Context: an optimization exercise on an open-source flow, tuned for small area, a short achievable clock period and few clock cycles. The choices shown serve that exercise and are no tape-out recipe.
Function was checked by simulation only, so behaviour that the tests miss may differ from the original.
Some runs may be left out. An edit can pass the tests and still lose a function that they never use.

$ cat flow/config.mk
export PLATFORM = sky130hd
export DESIGN_NAME = fir
export DESIGN_NICKNAME = fir
export VERILOG_FILES = /design/flow/design.v
export SDC_FILE = /design/flow/constraint.sdc
export NUM_CORES = 4
export LEC_CHECK = 0
export CAP_MARGIN = 20
export CORE_MARGIN = 2
export CORE_UTILIZATION = 30
export PLACE_DENSITY = 0.45
export SLEW_MARGIN = 20
$ cat flow/constraint.sdc
create_clock -name core_clock -period 16.0 [get_ports {clk}]
set_input_delay 3.2000 -clock core_clock [delete_from_list [all_inputs] [get_ports {clk}]]
set_output_delay 3.2000 -clock core_clock [all_outputs]
set_load 0.01 [all_outputs]
$ cat flow/design.v
module fir #(
    parameter DATA_WIDTH = 16,
    parameter TAP_NUM = 16
)(
    input wire clk,
    input wire rst,
    input wire tap_we,
    input wire [3:0] tap_addr,
    input wire [DATA_WIDTH-1:0] tap_data,
    input wire start,
    input wire [DATA_WIDTH-1:0] x_in,
    output reg [DATA_WIDTH-1:0] y_out,
    output reg done
);
    reg [DATA_WIDTH-1:0] taps [0:TAP_NUM-1];
    reg [DATA_WIDTH-1:0] x_shift [0:TAP_NUM-1];
    integer i;
    reg running;
    reg [DATA_WIDTH-1:0] acc;
    always @(*) begin
        acc = x_in * taps[0];
        for (i = 1; i < TAP_NUM; i = i + 1)
            acc = acc + x_shift[i-1] * taps[i];
    end
    always @(posedge clk or posedge rst) begin
        if (rst) begin
            done <= 0;
            y_out <= 0;
            running <= 0;
            for (i = 0; i < TAP_NUM; i = i + 1) begin
                taps[i] <= 0;
                x_shift[i] <= 0;
            end
        end else begin
            done <= 0;
            if (tap_we)
                taps[tap_addr] <= tap_data;
            if (start && !running) begin
                for (i = TAP_NUM-1; i > 0; i = i - 1)
                    x_shift[i] <= x_shift[i-1];
                x_shift[0] <= x_in;
                y_out <= acc;
                running <= 1;
            end else if (running) begin
                done <= 1;
                running <= 0;
            end
        end
    end
endmodule
$ cat flow/run.sh
#!/bin/bash
# synth_recipe.tcl (not shown) runs the flow's synth.tcl, then flattens the netlist and writes it again
# the make line also repeats each setting of config.mk as NAME=value (left out here)
make -C /OpenROAD-flow-scripts/flow DESIGN_CONFIG=/design/flow/config.mk WORK_HOME=/design/flow/orfs CLKGATE_MAP_FILE= SYNTH_SCRIPT=/design/flow/synth_recipe.tcl finish
run_1/flops_by_reg.png
The bar under the picture is 200 um long. Other sequential cells in the stronger grey, the rest of the logic in the fainter grey.
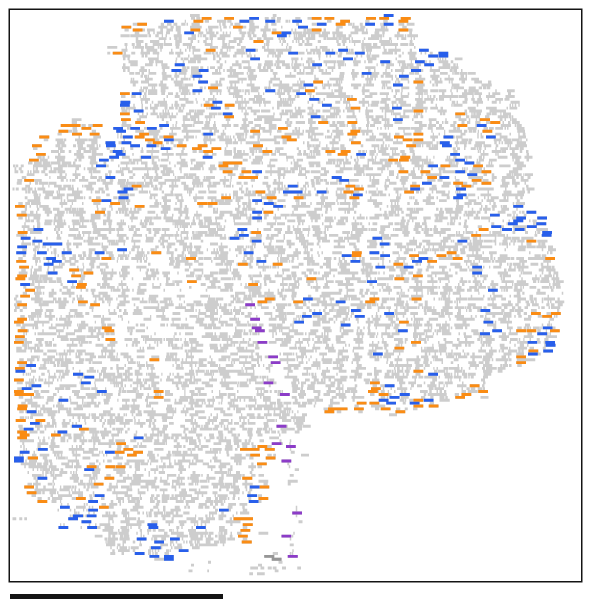
legend:
  purple:
    signal: `y_out`
    flops: 16
  blue:
    signal: `x_shift`
    flops: 240
    where: spread over the die
  orange:
    signal: `taps`
    flops: 256
    where: spread over the die
not coloured: 2
Storage cell area: 12,860 um^2
sequential share of cell area: 13.91%
final core utilization: 32.75%

run_1/clocks.png
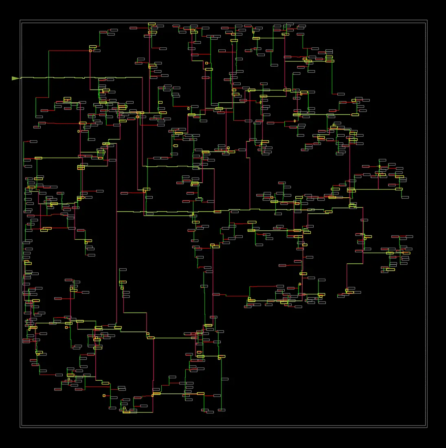
worst skew pair latency: 820 ps
Seq cells: 514

run_1/placement.png
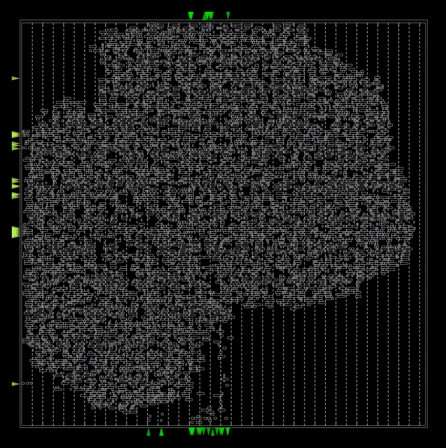
row count: 195
fin cells: 12,580

run_1/metal_density.png
The bar under the picture is 200 um long. The die is cut into 27 by 27 equal tiles; dark purple is low, yellow is high, scaled to the fullest tile. Values are wire area over tile area, all layers added.
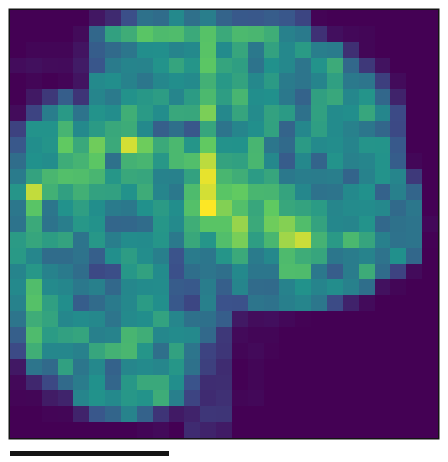
nearly empty tiles: 24%
densest ninth of the die: centre
emptiest ninth of the die: lower right
fullest tile: 0.50
mean over tiles: 0.17
tiles over half the peak: 29%
Total Wirelength: 309,200 um
Avg WL per Cell: 24.58 um
Global Route Usage Sum: 21.99%
via count: 58,410

==> flow_summary_export.csv, run 1 <==
group,metric,value,unit
run_status,status,"no timing/DRC/antenna violations",
placed_design,place_area,89330,um^2
drt,drc_errors,0,
layout,final_cell_area,92440,um^2
grt,overflow,0,
synthesis,synth_top_family_by_area,"adder cells",
synthesis,synth_top_area_share,38.55,%
critical_path,worstPathArrival,13250,ps
drt,initialDrtViolationCount,4095,
min_path,min_path_type,"flip-flop to flip-flop",
synthesis,ys.flop_type,"dfrtp_1",
clock_tree,cts_resized,0,
sta,worst_slew_pin_slew,1220,ps
critical_path,required,16740,ps
layout,final_nets,11160,
clock_tree,clock_sinks,514,
critical_path,cp_slowest_cell,"clkdlybuf4s50_1",
synthesis,yosys.area_share.simple,16.39,%
synthesis,yosysSeqAreaShare,15.09,%
clock_tree,clock-root-buffer,"clkbuf_16",
synthesis,syn_inst,8938,
sta,slew_violations,0,
critical_path,endpoint_kind,"flip-flop",
layout,layout_common_cells,"inv_1 (1,910), nand2_1 (1,796), fa_1 (1,641)",
sta,relSlewSlack,18.64,%
grt,grt_pass1_vias,63490,
synthesis,ys_ff_latch,514,
sta,hold_viol,0,
layout,syn_to_final_growth,8.490,%
layout,drive_above_1_share,5.742,%
critical_path,path_common_cell,"fa_1",
synthesis,synthAdderAreaFrac,49.27,%
synthesis,async_flop_share,100.0,%
drt,drtAntennaViolNets,0,
job,drv_cap,0,
synthesis,avgSynthCellArea,9.534,um^2
synthesis,synth_area_leaders,"fa_1 (39%), dfrtp_1 (15%), ha_1 (11%), inv_1 (8.4%), and2_1 (8.1%)",
synthesis,synthesis.nets,11350,
sta,min_period,12510,ps
sta,max_freq,79.96,MHz
Testbench counts for the RTL of run 1, summed over its fixed seeds: cycles 4,096.
==> run 1: sequential cells by signal, summed over array words and instances (netlist names) <==
register and cells:
taps 256, done 1, y_out 16, running 1, x_shift 240
==> run 1: kinds of logic (layout without fill, tap and decap cells) <==
group,after synthesis,in the layout
mux,256,256
compound gates,33,33
xor+xnor,511,511
other cells,0,24
flops,514,514
buf+inv,2299,2173
simple gates,2954,2954
fa+ha+maj,2371,2371
==> run 1: stage by stage <==
stage / hold WS, ps / util [%]
4_1_cts: 376.1 / 32.72
5_1_grt: 395.0 / 32.74
6_report: 373.0 / 32.75
3_5_place_dp: 362.6 / 31.64
2_1_floorplan: 420.7 / -
3_3_place_gp: 359.6 / 31.64
==> run 1: cell type report <==
cell class | count | area [um^2]
multi-input cells | 6125 | 63660
fillers | 29400 | 189800
inverters | 1912 | 7188
well taps | 3743 | 4683
clock inverters | 46 | 628.1
clock buffers | 108 | 2417
repair buffers | 107 | 947.2
diodes | 24 | 60.06
flip-flops and latches | 514 | 12860
==> run 1: per-layer routing <==
layer / up-vias / part of all wire, % / track usage, %
met5: - / 0.030 / 0
met3: 368 / 5.8 / 2.752
met2: 1658 / 47 / 35.37
li1: 25390 / - / -
met4: 14 / 3.5 / 7.087
met1: 30980 / 44 / 30.64
==> run 1: final timing paths <==
kind / startpoint / endpoint / cells past startpoint
max in group asynchronous: rst / taps[4][15] / 5
worst min register to register: running / done / 0
worst max register to register: x_shift[10][2] / y_out[15] / 28
worst max-delay path: x_in[3] / y_out[15] / 34
min in group asynchronous: rst / x_shift[13][12] / 3
worst min-delay path: running / done / 0
==> run 1: critical path, delay by kind of cell <==
family / cells / cell delay [ps]
compound gates: 9 / 1690
fa+ha+maj: 14 / 6330
buf+inv: 8 / 1320
simple gates: 3 / 680
## Run 2: large edit since run 1, in outline
flow/design.v: 50 -> 5844 lines; modules unchanged: 0
  fir: edited, 50 -> 5844 lines
==> flow_summary_export.csv, run 2 <==
group,metric,value,unit
run_status,status,"no timing/DRC/antenna violations",
sta,slew_violations,0,
layout,multi_input_area,56310,um^2
critical_path,required,16490,ps
synthesis,avgSynthCellArea,10.55,um^2
drt,initialDrtViolationCount,5407,
synthesis,async_flop_share,88.59,%
die,row_count,186,
critical_path,cp_top_family,"adder cells",
sta,max_freq,99.77,MHz
synthesis,ys_ff_latch,561,
layout,syn_to_final_growth,8.705,%
layout,seq_area,14360,um^2
synthesis,yosysSeqAreaShare,18.50,%
layout,largest_reg_flops,256,
grt,grt_usage,29.00,%
layout,drive_above_1_share,10.04,%
critical_path,path_common_cell,"fa_1",
critical_path,ff2ff_path_depth,25,
sta,hold_viol,0,
sta,hold_slack,511.5,ps
layout,layout_common_cells,"fa_1 (1,668), and2_1 (1,597), inv_1 (1,548)",
drt,routed_wl,377500,um
clock_tree,cts_resized,0,
sta,relSlewSlack,17.87,%
grt,overflow,0,
job,drv_cap,0,
drt,num_vias,52900,
drt,drc_errors,0,
synthesis,synth_top_family_by_area,"adder cells",
layout,top_register,"taps",
synthesis,synth_area_leaders,"fa_1 (43%), dfrtp_1 (16%), and2_1 (13%), inv_1 (7.5%), mux2_2 (7.2%)",
drt,drtAntennaViolNets,0,
critical_path,reg2reg_from,"xs[10][0]",
min_path,worstHoldStart,"taps[6][15]",
critical_path,r2r-end,"m[60]",
clock_tree,clock-root-buffer,"clkbuf_16",
synthesis,synthAdderAreaFrac,43.48,%
layout,reg_top3,"taps x256, xs x240, m x64",
critical_path,endpoint_kind,"flip-flop",
sta,min_period,10020,ps
min_path,holdPathStages,1,
layout,final_nets,8974,
Testbench counts for the RTL of run 2, summed over its fixed seeds: cycles 2,048.
[run 2: worst max path at each step]
stage               startpoint    end  cells past startpoint
floorplan                  rst   done                      1
global placement     xs[10][0]  m[60]                     25
detailed placement   xs[10][0]  m[60]                     25
CTS                  xs[10][0]  m[60]                     25
global route         xs[10][0]  m[60]                     25
finish               xs[10][0]  m[60]                     25
[run 2: through the flow]
| stage | setup WS (ps) | cells | cell area [um^2] | util, % |
|---|---|---|---|---|
| finish | 5977 | 10700 | 84360 | 32.80 |
| global route | 5933 | 10690 | 84330 | 32.79 |
| CTS | 6134 | 10690 | 84310 | 32.79 |
| detailed placement | 6152 | 10540 | 81650 | 31.75 |
| global placement | 6130 | 10540 | 81630 | 31.74 |
| floorplan | 6057 | 7358 | 77610 | - |
[run 2: cells by family after synthesis]
group	Yosys count
AND/OR/NAND/NOR	2229
buffers and inverters	1862
adder cells (fa/ha/maj)	1696
flip-flops	561
multiplexers	496
XOR/XNOR	488
AO/OA/AOI/OAI	26
[run 2: cell type report]
| type | instances | area share (%) |
|---|---|---|
| Multi-Input combinational cell | 4935 | 66.74 |
| Clock inverter | 41 | 0.4820 |
| Sequential cell | 561 | 17.02 |
| Tap cell | 3384 | 5.019 |
| Antenna cell | 14 | 0.04153 |
| Clock buffer | 103 | 2.679 |
| Inverter | 1549 | 6.897 |
| Timing Repair Buffer | 112 | 1.118 |
[run 2: routing by layer]
| metal | vias to the layer above | part of all wire [%] | track usage [%] |
|---|---|---|---|
| li1 | 20850 | - | - |
| met1 | 29290 | 42 | 39.81 |
| met2 | 2295 | 45 | 45.28 |
| met3 | 454 | 7.3 | 4.782 |
| met4 | 14 | 4.9 | 12.16 |
| met5 | - | 0.026 | 0 |
run_2/clocks.png
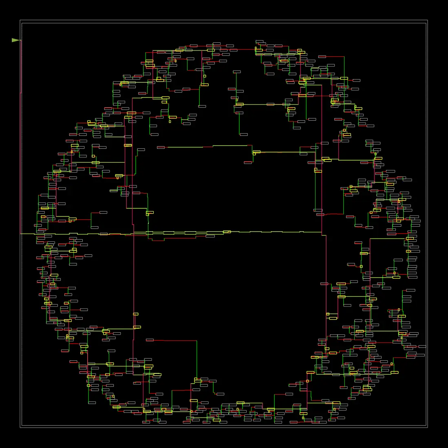
Seq cells: 561
clock sink count: 561

run_2/flops_by_reg.png
The bar under the picture is 200 um long. Other sequential cells in the stronger grey, the rest of the logic in the fainter grey.
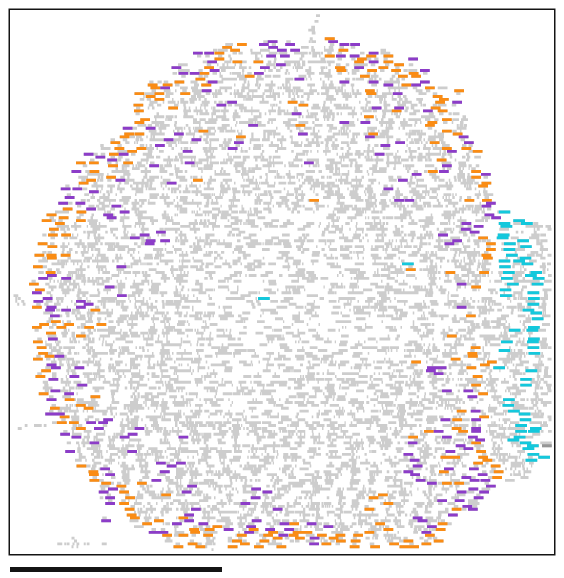
legend:
  orange:
    signal: `taps`
    flops: 256
    where: spread over the die
  purple:
    signal: `xs`
    flops: 240
    where: spread over the die
  cyan:
    signal: `m`
    flops: 64
not coloured: 1
final core utilization: 32.80%
sequential share of cell area: 17.02%

run_2/detail.png
The bar under the picture is 10 um long. Window x 113 to 143, y 113 to 143 um. Cells in grey, sequential cells in the stronger grey; small squares are vias.
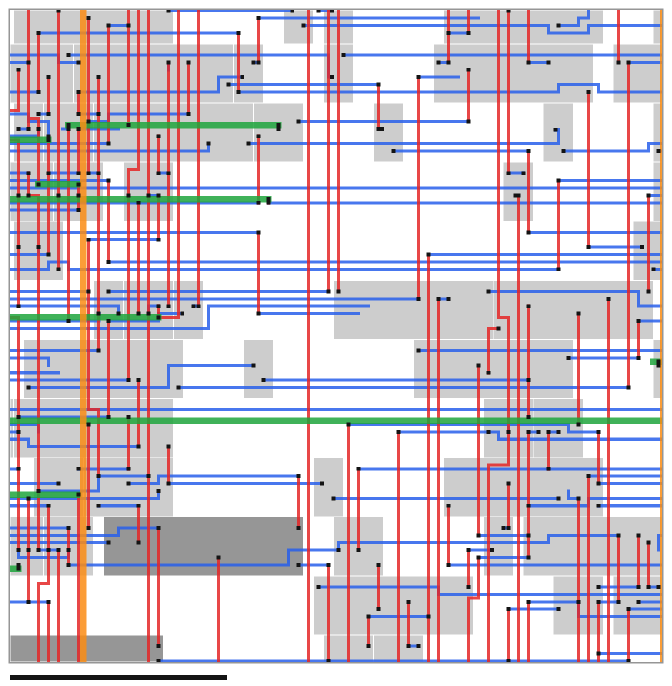
legend:
  red:
    layer: metal 2
  orange:
    layer: metal 4
  blue:
    layer: metal 1
  green:
    layer: metal 3
sequential cells in the window: 1
netlist names of flops here include: `xs` (1)
cells with their middle in the window: 43
most frequent: and2_1 (14), fa_1 (13), inv_1 (12)

## port drivers added, routing unchanged
No port has a modelled driver above. Below, the same layouts with a new extraction and two added sets of constraints. Step 1 (the two cells are an assumption about what drives the block):
set clk [get_ports {clk}]
set_driving_cell -lib_cell sky130_fd_sc_hd__clkbuf_16 $clk
set_driving_cell -lib_cell sky130_fd_sc_hd__buf_2 [delete_from_list [all_inputs] $clk]
Step 2, shift: input delay + t, output delay - t, t = (earliest + latest rising clock arrival at the registers) / 2. This alone moves slack from input paths to output paths. Three values: ideal ports, drivers, drivers and shift; two values: the first two.
run | shift t [ns] | setup slack, ns | worst setup path at the end | latest minus earliest clock arrival (ns) | worst slew at a driven data input, ns
run 1 | 0.889 | 3.494 / 3.499 / 2.610 | input to register | 0.045 / 0.045 | 0.11
run 2 | 0.841 | 5.977 / 5.977 / 5.977 | register to register | 0.055 / 0.055 | 0.05
After both steps setup and hold are still met in every run listed. For run 1, which loses most, drivers alone change the setup slack by +0.005 ns; drivers and shift together by -0.884 ns.
